This design comes from an exercise in tuning for small area on the open sky130 flow, not from production work.
For this run, only the layout was checked, not whether the RTL still works.

## design/flow/design.v

```verilog
module Reg (
    input clk,
    input reg_en,
    input wire [31:0] reg_in,
    output reg [31:0] reg_out 
);
always @(posedge clk) begin
    if (reg_en)
        reg_out <= reg_in;
end
endmodule
module ALU (
    input wire signed [31:0] data_in_one,
    input wire d_i,
    input wire signed [31:0] data_in_two,
    output wire signed [31:0] data_out
);
    assign data_out = d_i?(data_in_one + data_in_two):(data_in_one - data_in_two);
endmodule
module qtwoComp
#(
    parameter Q = 15,
    parameter N = 32
)
(
    input [N-2:0] a,
    output [2*N-1:0] b
);
reg [2*N-1:0] flip;
reg [2*N-1:0] out;
assign b = out;
always @(*) begin
    flip = ~a;
end
always @(*) begin
    out = flip + 1;
end
endmodule
module qmult 
#(
    parameter Q = 15,
    parameter N = 32
)
(
    input [N-1:0] a,
    input [N-1:0] b,
    output [N-1:0] c
);
wire [2*N-1:0] a_ext;
wire [2*N-1:0] b_ext;
wire [2*N-1:0] r_ext;
reg [2*N-1:0] a_mult;
reg [2*N-1:0] b_mult;
reg [2*N-1:0] result;
reg [N-1:0] retVal;
qtwoComp #(Q,N) comp_a (a[30:0],a_ext);
qtwoComp #(Q,N) comp_b (b[30:0],b_ext);
qtwoComp #(Q,N) comp_r (result[N-2+Q:Q],r_ext);
assign c = retVal;
always @(*) begin
    if (a[N-1] == 1)
        a_mult = a_ext;
    else
        a_mult = a;
    if (b[N-1] == 1)
        b_mult = b_ext;
    else
        b_mult = b;
end
always @(*) begin
    result = a_mult * b_mult;
end
always @(*) begin
    if ((a[N-1] == 1 && b[N-1] == 0)||(a[N-1] == 0 && b[N-1] == 1))begin
        retVal[N-1] = 1;
        retVal[N-2:0] = r_ext[N-2:0];
    end
    else begin
        retVal[N-1] = 0;
        retVal[N-2:0] = result[N-2+Q:Q];
    end
end
endmodule
module qdiv #(
    parameter Q = 15,
    parameter N = 32
)
(
    input [N-1:0] dividend,
    input [N-1:0] divisor,
    input start,
    input clk,
    input rst,
    output [N-1:0] quotient_out,
    output complete
);
reg [N-1:0] quotient;
reg [N-1:0] dividend_copy;
reg [2*(N-1)-1:0] divider_copy;
reg [5:0] bit_count;
reg done;
assign quotient_out = quotient;
assign complete = done;
always @(posedge clk) begin
    if (rst)
        done <= 1'b1;
    else if (done && start) begin
        done <= 1'b0;
        bit_count <= N+Q-2;
        quotient <= 0;
        dividend_copy <= {1'b0,dividend[N-2:0]};
        divider_copy[2*(N-1)-1] <= 0;
        divider_copy[2*(N-1)-2:N-2] <= divisor[N-2:0];
        divider_copy[N-3:0] <= 0;
        if ((dividend[N-1] == 1 && divisor[N-1] == 0)||
            (dividend[N-1] == 0 && divisor[N-1] == 1))
            quotient[N-1] <= 1;
        else
            quotient[N-1] <= 0;
    end
    else if (!done) begin
        if (dividend_copy >= divider_copy) begin
            dividend_copy <= dividend_copy - divider_copy;
            if (bit_count < N)
                quotient[bit_count] <= 1'b1;
        end
        divider_copy <= divider_copy >> 1;
        if (bit_count == 0)
            done <= 1'b1;
        bit_count <= bit_count - 1;
    end
end
endmodule
module REG_TOP (
    input clk,
    input rst,
    input reg_en,
    input wire [31:0] x,
    input wire [31:0] y,
    input wire [31:0] angle,
    input wire [3:0] reg_select_in,
    input wire [31:0] reg_target_angle_in,
    input wire reg_valid_in,
    output wire [31:0] x_out,
    output wire [31:0] y_out,
    output reg [3:0] reg_select_out,
    output reg [31:0] reg_target_angle_out,
    output wire [31:0] angle_out,
    output reg reg_valid_out
);
always @(posedge clk) begin
    if (rst)
        reg_valid_out <= 1'b0;
    else if (reg_en)
        reg_valid_out <= reg_valid_in;
end
always @(posedge clk) begin
    if (reg_en)
        reg_target_angle_out <= reg_target_angle_in;
end
always @(posedge clk) begin
    if (rst)
        reg_select_out <= 4'b0000;
    else if (reg_en)
        reg_select_out <= reg_select_in;
end
Reg u_x_Reg(
    .clk(clk),
    .reg_en(reg_en),
    .reg_in(x),
    .reg_out(x_out)
);
Reg u_y_Reg(
    .clk(clk),
    .reg_en(reg_en),
    .reg_in(y),
    .reg_out(y_out)
);
Reg u_angle_Reg(
    .clk(clk),
    .reg_en(reg_en),
    .reg_in(angle),
    .reg_out(angle_out)
);
endmodule
module ALU_TOP (
    input wire signed [31:0] x_init,
    input wire signed [31:0] y_init,
    input wire signed [31:0] x_shift,
    input wire signed [31:0] y_shift,
    input wire [31:0] target_angle,
    input wire [3:0] select,
    input wire valid,
    input wire [31:0] angle,
    input wire [31:0] delta_angle,
    output wire signed [31:0] x_out,
    output wire signed [31:0] y_out,
    output wire [31:0] angle_out,
    output wire [3:0] select_out,
    output wire [31:0] target_angle_out,
    output wire ALU_valid_out
);
wire d_i;
assign ALU_valid_out = valid;
assign target_angle_out = target_angle;
assign select_out = select;
assign d_i = select[3]?1'b1:((angle < target_angle)?1'b1:1'b0);
ALU u_x_ALU(
    .data_in_one(x_init),
    .d_i(~d_i),
    .data_in_two(y_shift),
    .data_out(x_out)
);
ALU u_y_ALU(
    .data_in_one(y_init),
    .d_i(d_i),
    .data_in_two(x_shift),
    .data_out(y_out)    
);
ALU u_angle_ALU(
    .data_in_one(angle),
    .d_i(d_i),
    .data_in_two(delta_angle),
    .data_out(angle_out)
);
endmodule
module init (
    input clk,
    input rst,
    input  [15:0] in_angle,
    input signed [15:0] another,
    input wire [3:0] select,
    input wire valid,
    output reg [31:0] x,
    output reg [31:0] y,
    output reg [31:0] out_angle,
    output reg [3:0] select_out,
    output reg valid_init_out
);
always @(posedge clk) begin
    if (valid)
        x <= select[3] ? 32'h00000000 : 32'h00010000;  
end
always @(posedge clk) begin
    if (valid)
        y <= 32'h00000000;  
end 
always @(posedge clk) begin
    if (valid)
        out_angle <= select[3] ? 32'h00000000: {in_angle,{16'h0000}};
end
always @(posedge clk) begin
    if (rst)
        valid_init_out <= 1'b0;
    else if (valid)
        valid_init_out <= 1'b1;
    else
        valid_init_out <= 1'b0;
end
always @(posedge clk) begin
    if (rst)
        select_out <= 4'b0000;
    else if (valid)
        select_out <= select;
end
endmodule
module S_C_T_ARCT (
    input clk,
    input rst,
    input reg_en,
    input wire valid,
    input wire [3:0] select, 
    input wire [31:0] x_init,
    input wire [31:0] y_init,
    input wire [31:0] target_angle,
    output wire [31:0] x_out,
    output wire [31:0] y_out,
    output wire ALU_valid_out,
    output wire [31:0] angle_out,
    output wire [3:0] select_out
);
parameter  angle_45 = 32'h002d0000;
parameter  angle_26 = 32'h001a90a3;
parameter  angle_14 = 32'h000e0937;
parameter  angle_7 = 32'h00072000;
parameter  angle_3 = 32'h00039388;
parameter  angle_1 = 32'h0001ca36;
wire [31:0] ALU1_x_out;
wire [31:0] ALU1_y_out;
wire [31:0] ALU1_angle_out;
wire ALU1_valid_out;
wire [3:0] ALU1_select_out;
wire [31:0] ALU1_target_angle_out;
wire [3:0] reg1_select_out;
wire [31:0] reg1_target_angle_out;
wire reg1_valid_out;
wire [31:0] reg1_x_out;
wire [31:0] reg1_y_out;
wire [31:0] reg1_angle_out;
wire [31:0] ALU2_x_out;
wire [31:0] ALU2_y_out;
wire [31:0] ALU2_angle_out;
wire ALU2_valid_out;
wire [3:0] ALU2_select_out;
wire [31:0] ALU2_target_angle_out;
wire [3:0] reg2_select_out;
wire [31:0] reg2_target_angle_out;
wire reg2_valid_out;
wire [31:0] reg2_x_out;
wire [31:0] reg2_y_out;
wire [31:0] reg2_angle_out;
wire [31:0] ALU3_x_out;
wire [31:0] ALU3_y_out;
wire [31:0] ALU3_angle_out;
wire ALU3_valid_out;
wire [3:0] ALU3_select_out;
wire [31:0] ALU3_target_angle_out;
wire [3:0] reg3_select_out;
wire [31:0] reg3_target_angle_out;
wire reg3_valid_out;
wire [31:0] reg3_x_out;
wire [31:0] reg3_y_out;
wire [31:0] reg3_angle_out;
wire [31:0] ALU4_x_out;
wire [31:0] ALU4_y_out;
wire [31:0] ALU4_angle_out;
wire ALU4_valid_out;
wire [3:0] ALU4_select_out;
wire [31:0] ALU4_target_angle_out;
wire [3:0] reg4_select_out;
wire [31:0] reg4_target_angle_out;
wire reg4_valid_out;
wire [31:0] reg4_x_out;
wire [31:0] reg4_y_out;
wire [31:0] reg4_angle_out;
wire [31:0] ALU5_x_out;
wire [31:0] ALU5_y_out;
wire [31:0] ALU5_angle_out;
wire ALU5_valid_out;
wire [3:0] ALU5_select_out;
wire [31:0] ALU5_target_angle_out;
wire [3:0] reg5_select_out;
wire [31:0] reg5_target_angle_out;
wire reg5_valid_out;
wire [31:0] reg5_x_out;
wire [31:0] reg5_y_out;
wire [31:0] reg5_angle_out;
ALU_TOP u1_ALU_TOP(
    .x_init(x_init),
    .y_init(y_init),
    .x_shift(x_init),
    .y_shift(y_init),
    .target_angle(target_angle),
    .select(select),
    .valid(valid),
    .angle(32'd0),
    .delta_angle(angle_45),
    .x_out(ALU1_x_out),
    .y_out(ALU1_y_out),
    .angle_out(ALU1_angle_out),
    .select_out(ALU1_select_out),
    .target_angle_out(ALU1_target_angle_out),
    .ALU_valid_out(ALU1_valid_out)
);
REG_TOP u1_REG_TOP(
    .clk(clk),
    .rst(rst),
    .reg_en(reg_en),
    .x(ALU1_x_out),
    .y(ALU1_y_out),
    .angle(ALU1_angle_out),
    .reg_select_in(ALU1_select_out),
    .reg_target_angle_in(ALU1_target_angle_out),
    .reg_valid_in(ALU1_valid_out),
    .x_out(reg1_x_out),
    .y_out(reg1_y_out),
    .reg_select_out(reg1_select_out),
    .reg_target_angle_out(reg1_target_angle_out),
    .angle_out(reg1_angle_out),
    .reg_valid_out(reg1_valid_out)
);
ALU_TOP u2_ALU_TOP(
    .x_init(reg1_x_out),
    .y_init(reg1_y_out),
    .x_shift({{1'b0},reg1_x_out[31:1]}),
    .y_shift({{1'b0},reg1_y_out[31:1]}),
    .target_angle(target_angle),
    .select(reg1_select_out),
    .angle(reg1_angle_out),
    .delta_angle(angle_26),
    .valid(reg1_valid_out),
    .x_out(ALU2_x_out),
    .y_out(ALU2_y_out),
    .angle_out(ALU2_angle_out),
    .select_out(ALU2_select_out),
    .target_angle_out(ALU2_target_angle_out),
    .ALU_valid_out(ALU2_valid_out)
);
REG_TOP u2_REG_TOP(
    .clk(clk),
    .rst(rst),
    .reg_en(reg_en),
    .x(ALU2_x_out),
    .y(ALU2_y_out),
    .angle(ALU2_angle_out),
    .reg_select_in(ALU2_select_out),
    .reg_target_angle_in(ALU2_target_angle_out),
    .reg_valid_in(ALU2_valid_out),
    .x_out(reg2_x_out),
    .y_out(reg2_y_out),
    .reg_select_out(reg2_select_out),
    .reg_target_angle_out(reg2_target_angle_out),
    .angle_out(reg2_angle_out),
    .reg_valid_out(reg2_valid_out)
);
ALU_TOP u3_ALU_TOP(
    .x_init(reg2_x_out),
    .y_init(reg2_y_out),
    .x_shift({{2'b00},reg2_x_out[31:2]}),
    .y_shift({{2'b00},reg2_y_out[31:2]}),
    .target_angle(target_angle),
    .select(reg2_select_out),
    .angle(reg2_angle_out),
    .delta_angle(angle_14),
    .valid(reg2_valid_out),
    .x_out(ALU3_x_out),
    .y_out(ALU3_y_out),
    .ALU_valid_out(ALU3_valid_out),
    .angle_out(ALU3_angle_out),
    .target_angle_out(ALU3_target_angle_out),
    .select_out(ALU3_select_out)
);
REG_TOP u3_REG_TOP(
    .clk(clk),
    .rst(rst),
    .reg_en(reg_en),
    .x(ALU3_x_out),
    .y(ALU3_y_out),
    .angle(ALU3_angle_out),
    .reg_valid_in(ALU3_valid_out),
    .reg_target_angle_in(ALU3_target_angle_out),
    .reg_select_in(ALU3_select_out),
    .x_out(reg3_x_out),
    .y_out(reg3_y_out),
    .reg_valid_out(reg3_valid_out),
    .angle_out(reg3_angle_out),
    .reg_select_out(reg3_select_out),
    .reg_target_angle_out(reg3_target_angle_out)
);
ALU_TOP u4_ALU_TOP(
    .x_init(reg3_x_out),
    .y_init(reg3_y_out),
    .x_shift({{3'b000},reg3_x_out[31:3]}),
    .y_shift({{3'b000},reg3_y_out[31:3]}),
    .target_angle(target_angle),
    .select(reg3_select_out),
    .angle(reg3_angle_out),
    .delta_angle(angle_7),
    .valid(reg3_valid_out),
    .x_out(ALU4_x_out),
    .y_out(ALU4_y_out),
    .angle_out(ALU4_angle_out),
    .select_out(ALU4_select_out),
    .target_angle_out(ALU4_target_angle_out),
    .ALU_valid_out(ALU4_valid_out)
);
REG_TOP u4_REG_TOP(
    .clk(clk),
    .rst(rst),
    .reg_en(reg_en),
    .x(ALU4_x_out),
    .y(ALU4_y_out),
    .angle(ALU4_angle_out),
    .reg_target_angle_in(ALU4_target_angle_out),
    .reg_select_in(ALU4_select_out),
    .reg_valid_in(ALU4_valid_out),
    .x_out(reg4_x_out),
    .y_out(reg4_y_out),
    .angle_out(reg4_angle_out),
    .reg_valid_out(reg4_valid_out),
    .reg_target_angle_out(reg4_target_angle_out),
    .reg_select_out(reg4_select_out)
);
ALU_TOP u5_ALU_TOP(
    .x_init(reg4_x_out),
    .y_init(reg4_y_out),
    .x_shift({{4'b0000},reg4_x_out[31:4]}),
    .y_shift({{4'b0000},reg4_y_out[31:4]}),
    .target_angle(target_angle),
    .angle(reg4_angle_out),
    .select(reg4_select_out),
    .delta_angle(angle_3),
    .valid(reg4_valid_out),
    .x_out(ALU5_x_out),
    .y_out(ALU5_y_out),
    .ALU_valid_out(ALU5_valid_out),
    .select_out(ALU5_select_out),
    .target_angle_out(ALU5_target_angle_out),
    .angle_out(ALU5_angle_out)
);
REG_TOP u5_REG_TOP(
    .clk(clk),
    .rst(rst),
    .reg_en(reg_en),
    .x(ALU5_x_out),
    .y(ALU5_y_out),
    .angle(ALU5_angle_out),
    .reg_valid_in(ALU5_valid_out),
    .reg_select_in(ALU5_select_out),
    .reg_target_angle_in(ALU5_target_angle_out),
    .x_out(reg5_x_out),
    .y_out(reg5_y_out),
    .reg_valid_out(reg5_valid_out),
    .reg_select_out(reg5_select_out),
    .reg_target_angle_out(reg5_target_angle_out),
    .angle_out(reg5_angle_out)
);
ALU_TOP u6_ALU_TOP(
    .x_init(reg5_x_out),
    .y_init(reg5_y_out),
    .x_shift({{5'b00000},reg5_x_out[31:5]}),
    .y_shift({{5'b00000},reg5_y_out[31:5]}),
    .target_angle(target_angle),
    .select(reg5_select_out),
    .angle(reg5_angle_out),
    .delta_angle(angle_1),
    .valid(reg5_valid_out),
    .x_out(x_out),
    .y_out(y_out),
    .ALU_valid_out(ALU_valid_out),
    .select_out(select_out),
    .target_angle_out(),
    .angle_out(angle_out)
);
endmodule
module output_select(
    input clk,
    input rst,
    input wire [3:0] select,
    input wire [31:0] x,
    input wire [31:0] y,
    input wire [31:0] angle,
    input wire valid_in,
    output wire [15:0] CORDIC_OUT,
    output reg valid_out
);
parameter  k = 32'h00009b7b;
wire [31:0] CORDIC_sin_out;
wire [31:0] CORDIC_cos_out;
wire [31:0] CORDIC_tan_out;
wire tan_done;
always @(posedge clk) begin
    if (rst)
        valid_out <= 1'b0;
    else if (~select[2])
        valid_out <= valid_in;
    else
        valid_out <= tan_done;
end
assign CORDIC_OUT = select[0] ?CORDIC_sin_out[23:8]:(select[1]?CORDIC_cos_out[23:8]:(select[2]?CORDIC_tan_out[23:8]:angle[23:8]));
qmult #(16,32) uut_cos(k,x,CORDIC_cos_out);
qmult #(16,32) uut_sin(k,y,CORDIC_sin_out);
qdiv #(16,32) uut_tan(
    .dividend(CORDIC_sin_out),
    .divisor(CORDIC_cos_out),
    .start(valid_in && select[2]),
    .clk(clk),
    .rst(rst),
    .quotient_out(CORDIC_tan_out),
    .complete(tan_done)
);
endmodule
module  CORDIC(
    input clk,
    input rst,
    input wire [15:0] in_angle,
    input wire valid,
    input wire [3:0] select,
    input wire [15:0] another,
    output wire [15:0] CORDIC_OUT,
    output wire out_valid
);
wire [31:0] x_out;
wire [31:0] y_out;
wire [31:0] angle_out;
wire [3:0] select_out;
wire ALU_valid_out;
wire [3:0] select_in;
wire [31:0] x_init_out;
wire [31:0] y_init_out;
wire [31:0] angle_init_out;
wire valid_init_out;
init u_init(
    .clk(clk),
    .rst(rst),
    .in_angle(in_angle),
    .another(another),
    .select(select),
    .valid(valid),
    .x(x_init_out),
    .y(y_init_out),
    .out_angle(angle_init_out),
    .select_out(select_in),
    .valid_init_out(valid_init_out)
);
S_C_T_ARCT u_SIN_COS_TOP(
    .clk(clk),
    .rst(rst),
    .reg_en(1'b1), 
    .valid(valid_init_out),
    .select(select_in),
    .x_init(x_init_out),
    .y_init(y_init_out),
    .target_angle(angle_init_out),
    .x_out(x_out),
    .y_out(y_out),
    .ALU_valid_out(ALU_valid_out),
    .angle_out(angle_out),
    .select_out(select_out)
);
output_select u_output_select(
    .clk(clk),
    .rst(rst),
    .select(select_out),
    .x(x_out),
    .y(y_out),
    .angle(angle_out),
    .valid_in(ALU_valid_out),
    .CORDIC_OUT(CORDIC_OUT),
    .valid_out(out_valid)
);
endmodule
```

## design/flow/run.sh

```bash
#!/bin/bash
# synth_recipe.tcl (not shown) runs the flow's synth.tcl, then flattens the netlist and writes it again
# the make line also repeats each setting of config.mk as NAME=value (left out here)
make -C /OpenROAD-flow-scripts/flow DESIGN_CONFIG=/design/flow/config.mk WORK_HOME=/design/flow/orfs CLKGATE_MAP_FILE= SYNTH_SCRIPT=/design/flow/synth_recipe.tcl finish
```

## design/flow/config.mk

```make
export PLATFORM = sky130hd
export DESIGN_NAME = CORDIC
export DESIGN_NICKNAME = CORDIC
export VERILOG_FILES = /design/flow/design.v
export SDC_FILE = /design/flow/constraint.sdc
export NUM_CORES = 4
export LEC_CHECK = 0
export CAP_MARGIN = 20
export CORE_MARGIN = 2
export CORE_UTILIZATION = 40
export SLEW_MARGIN = 20
```

## design/flow/constraint.sdc

```tcl
create_clock -name core_clock -period 25.0 [get_ports {clk}]
set_input_delay 5.0000 -clock core_clock [delete_from_list [all_inputs] [get_ports {clk}]]
set_output_delay 5.0000 -clock core_clock [all_outputs]
set_load 0.01 [all_outputs]
```

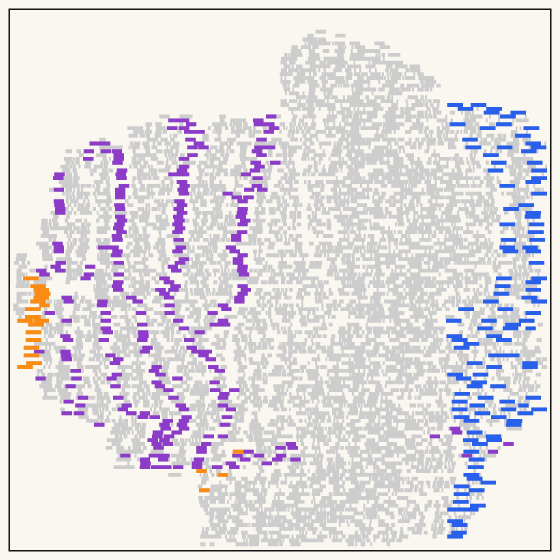
Figure 1: sequential cells coloured by instance or generate block.
Other cells in grey.
u_output_select: shown in blue, sequential cells 117, where a vertical strip on the right. u_SIN_COS_TOP: shown in purple, sequential cells 282. u_init: shown in orange, sequential cells 22.
area enclosed by the die boundary: 145,000 µm²
count of non-filler cells in the finished layout: 8,292
post-layout util: 43.4%

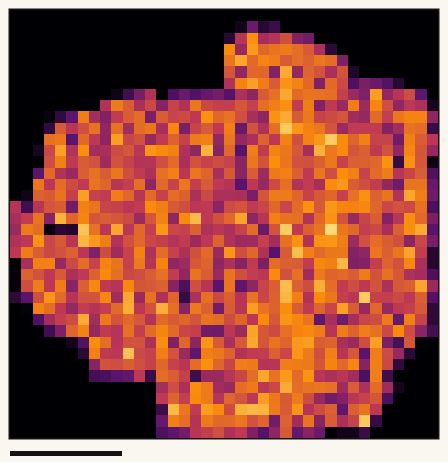
Figure 2: placement density heat map.
Bar = 100 µm. 38 x 38 tiles, from black (low) to pale yellow (high), 0 to 100% covered.
The fullest tile reaches 92%. The mean over all tiles is 41%. The emptiest ninth of the die: north-west. 6.4% of the tiles are over 75% full. 26% of the tiles are nearly empty.
total core area: 141,000 µm²
initial standard-cell utilization of the core: 40.2%

==> impl_metrics.tcl <==
set metrics [dict create \
    result_of_the_run "timing/DRC/antenna clean" \
    max_fanout_on_critical_path 68 \
    fillers 13671 \
    ant_nets 0 \
    avgViaCountPerCell 5.09 \
    num_antenna_cells 0 \
    biggestCellCategory "multi-input combinational cells" \
    proportion_of_synthesized_flip_flops_having_asynchronous_set_or_reset_pct 0 \
    clkCellAreaFrac_pct 2.77 \
    wl_met1_um 65800 \
    synth_area_leader_cell "fa_1" \
    vias 42218 \
    path_clk_slew_ns 0.06 \
    route.top_layer_used "met4" \
    grt.busiest_layer "met2" \
    hold_depth 0 \
    num_rows 138 \
    number_of_global_route_vias_before_repair 42187 \
    setup.worst_path.end_class "output port" \
    dp_worst_setup_slack_ns 3.35 \
    fin_hold_ws_ns 0.323 \
    sequential_share_of_the_synthesized_area_pct 17.1 \
    drt_iter0_markers 2422 \
    grtUsageMet2_pct 30.6 \
    drive_above_1_share_pct 4.09 \
    num_io_pins 56 \
    well_tap_count 1890 \
    multi_input_comb_area_um2 42600 \
    yosys.cell_types.count 109 \
    critical_path_required_ns 20.00 \
    worstRegToRegCells 52 \
    holdCritPathClass "reg2reg" \
    slew_headroom_pct 27.6 \
    timing.setup.critical_path_class "reg2out" \
    dp_cells 8202 \
    worst_path_max_delay_cell "xor2_1" \
    fin_ws_ns 2.71 \
    cp-start-kind "flip-flop" \
    buffer_area_share_pct 1.34 \
    postLayoutCellArea_um2 61400 \
    rsz0062_at_grt "false" \
    finClkSkew_ns 0.0418 \
    cts_root_buf "clkbuf_16" \
    global_route_wire_length_before_repair_um 222000 \
    post-route-min-period_ns 22.29 \
    yosys_warnings 7 \
    post_synthesis_net_count 7732 \
    critical_path_arrival_ns 17.29 \
    initial_drt_pass_iterations 5 \
    setup_viol 0 \
    hp-start "u_SIN_COS_TOP.u3_REG_TOP.u_angle_Reg.reg_out[7]" \
    post_synth_inst_count 6329 \
    seq_cell_count 421 \
    grt_antenna_before_repair 1 \
    layout.clock_buffers 67 \
    cts.path.max_buffers 3 \
]
## worst max-delay path: cells and delay by family, from the launching register on
kind / cells / cell delay (ns)
buffers and inverters: 10 / 2.59
and+or+nand+nor: 18 / 4.31
xor gates and xnor gates: 3 / 1.49
adders and majority gates: 9 / 4.25
DFF: 1 / 0.34
AOI/OAI and AO/OA: 13 / 3.63
## Yosys cell counts, types with 11 or more instances
library cell / n
a31oi_1: 34
a211oi_1: 34
a31o_2: 12
o211ai_1: 23
buf_2: 12
nor2_1: 403
o21a_1: 47
nand2b_1: 79
edfxtp_1: 132
a21oi_1: 419
and2_1: 34
a21o_1: 127
fa_1: 624
dfxtp_1: 289
or4_1: 18
nand3b_1: 11
or3_1: 45
nand3_1: 64
ha_1: 740
o31ai_1: 53
o41ai_1: 19
o31a_1: 14
a221oi_1: 14
nor4_1: 38
o21bai_1: 63
inv_1: 1124
xnor2_1: 424
xor2_1: 194
clkbuf_1: 84
o22ai_1: 11
and3_1: 38
nand4_1: 27
nor3_1: 104
buf_1: 12
o21ai_0: 296
nand2_1: 310
nor2b_1: 96
or2_2: 41
a21boi_0: 18
mux2i_1: 20
## sequential cells by signal (all words and copies together), names as in the netlist, 7 cells and up
register / flops
u_output_select.uut_tan.divider_copy: 61
u_output_select.uut_tan.dividend_copy: 32
u_SIN_COS_TOP.u3_REG_TOP.u_angle_Reg.reg_out: 31
u_SIN_COS_TOP.u4_REG_TOP.u_angle_Reg.reg_out: 31
u_SIN_COS_TOP.u5_REG_TOP.u_angle_Reg.reg_out: 31
u_SIN_COS_TOP.u5_REG_TOP.u_y_Reg.reg_out: 26
u_SIN_COS_TOP.u5_REG_TOP.u_x_Reg.reg_out: 25
u_SIN_COS_TOP.u4_REG_TOP.u_y_Reg.reg_out: 22
u_SIN_COS_TOP.u4_REG_TOP.u_x_Reg.reg_out: 21
u_SIN_COS_TOP.u3_REG_TOP.u_y_Reg.reg_out: 19
u_SIN_COS_TOP.u3_REG_TOP.u_x_Reg.reg_out: 18
u_SIN_COS_TOP.u2_REG_TOP.u_angle_Reg.reg_out: 16
u_init.out_angle: 16
u_output_select.uut_tan.quotient: 16
u_SIN_COS_TOP.u2_REG_TOP.u_y_Reg.reg_out: 7
## kinds of logic after synthesis
group,synth area share [%]
compound gates,14.0
flops,17.1
xor+xnor,10.0
buf+inv,8.25
fa+ha+maj,38.2
simple gates,11.9
mux,0.550

static timing again, ports no longer ideal:
How much do the figures lean on ideal ports? The routed layout below was timed once more, with nothing changed but the port constraints.
Step 1 sets driving cells, clkbuf_16 on the clock port and buf_2 on the other inputs (assumed; they add their load-dependent delay and slew).
Step 2 adds t to the input delays and takes it off the output delays; t is the mean of the earliest and latest rising clock arrival at the registers after step 1. Input paths then give back, and output paths get back, about the clock's delay inside the block.
Three values: no drivers, after step 1, after step 2; two values: the first two.
shift t [ns]: 0.696
setup slack, ns: 2.710 / 2.636 / 3.332
worst register clock-pin slew, ns: 0.07 / 0.07
After both steps this run still meets setup and hold. For this run, drivers alone change the setup slack by -0.074 ns; drivers and shift together by +0.622 ns.
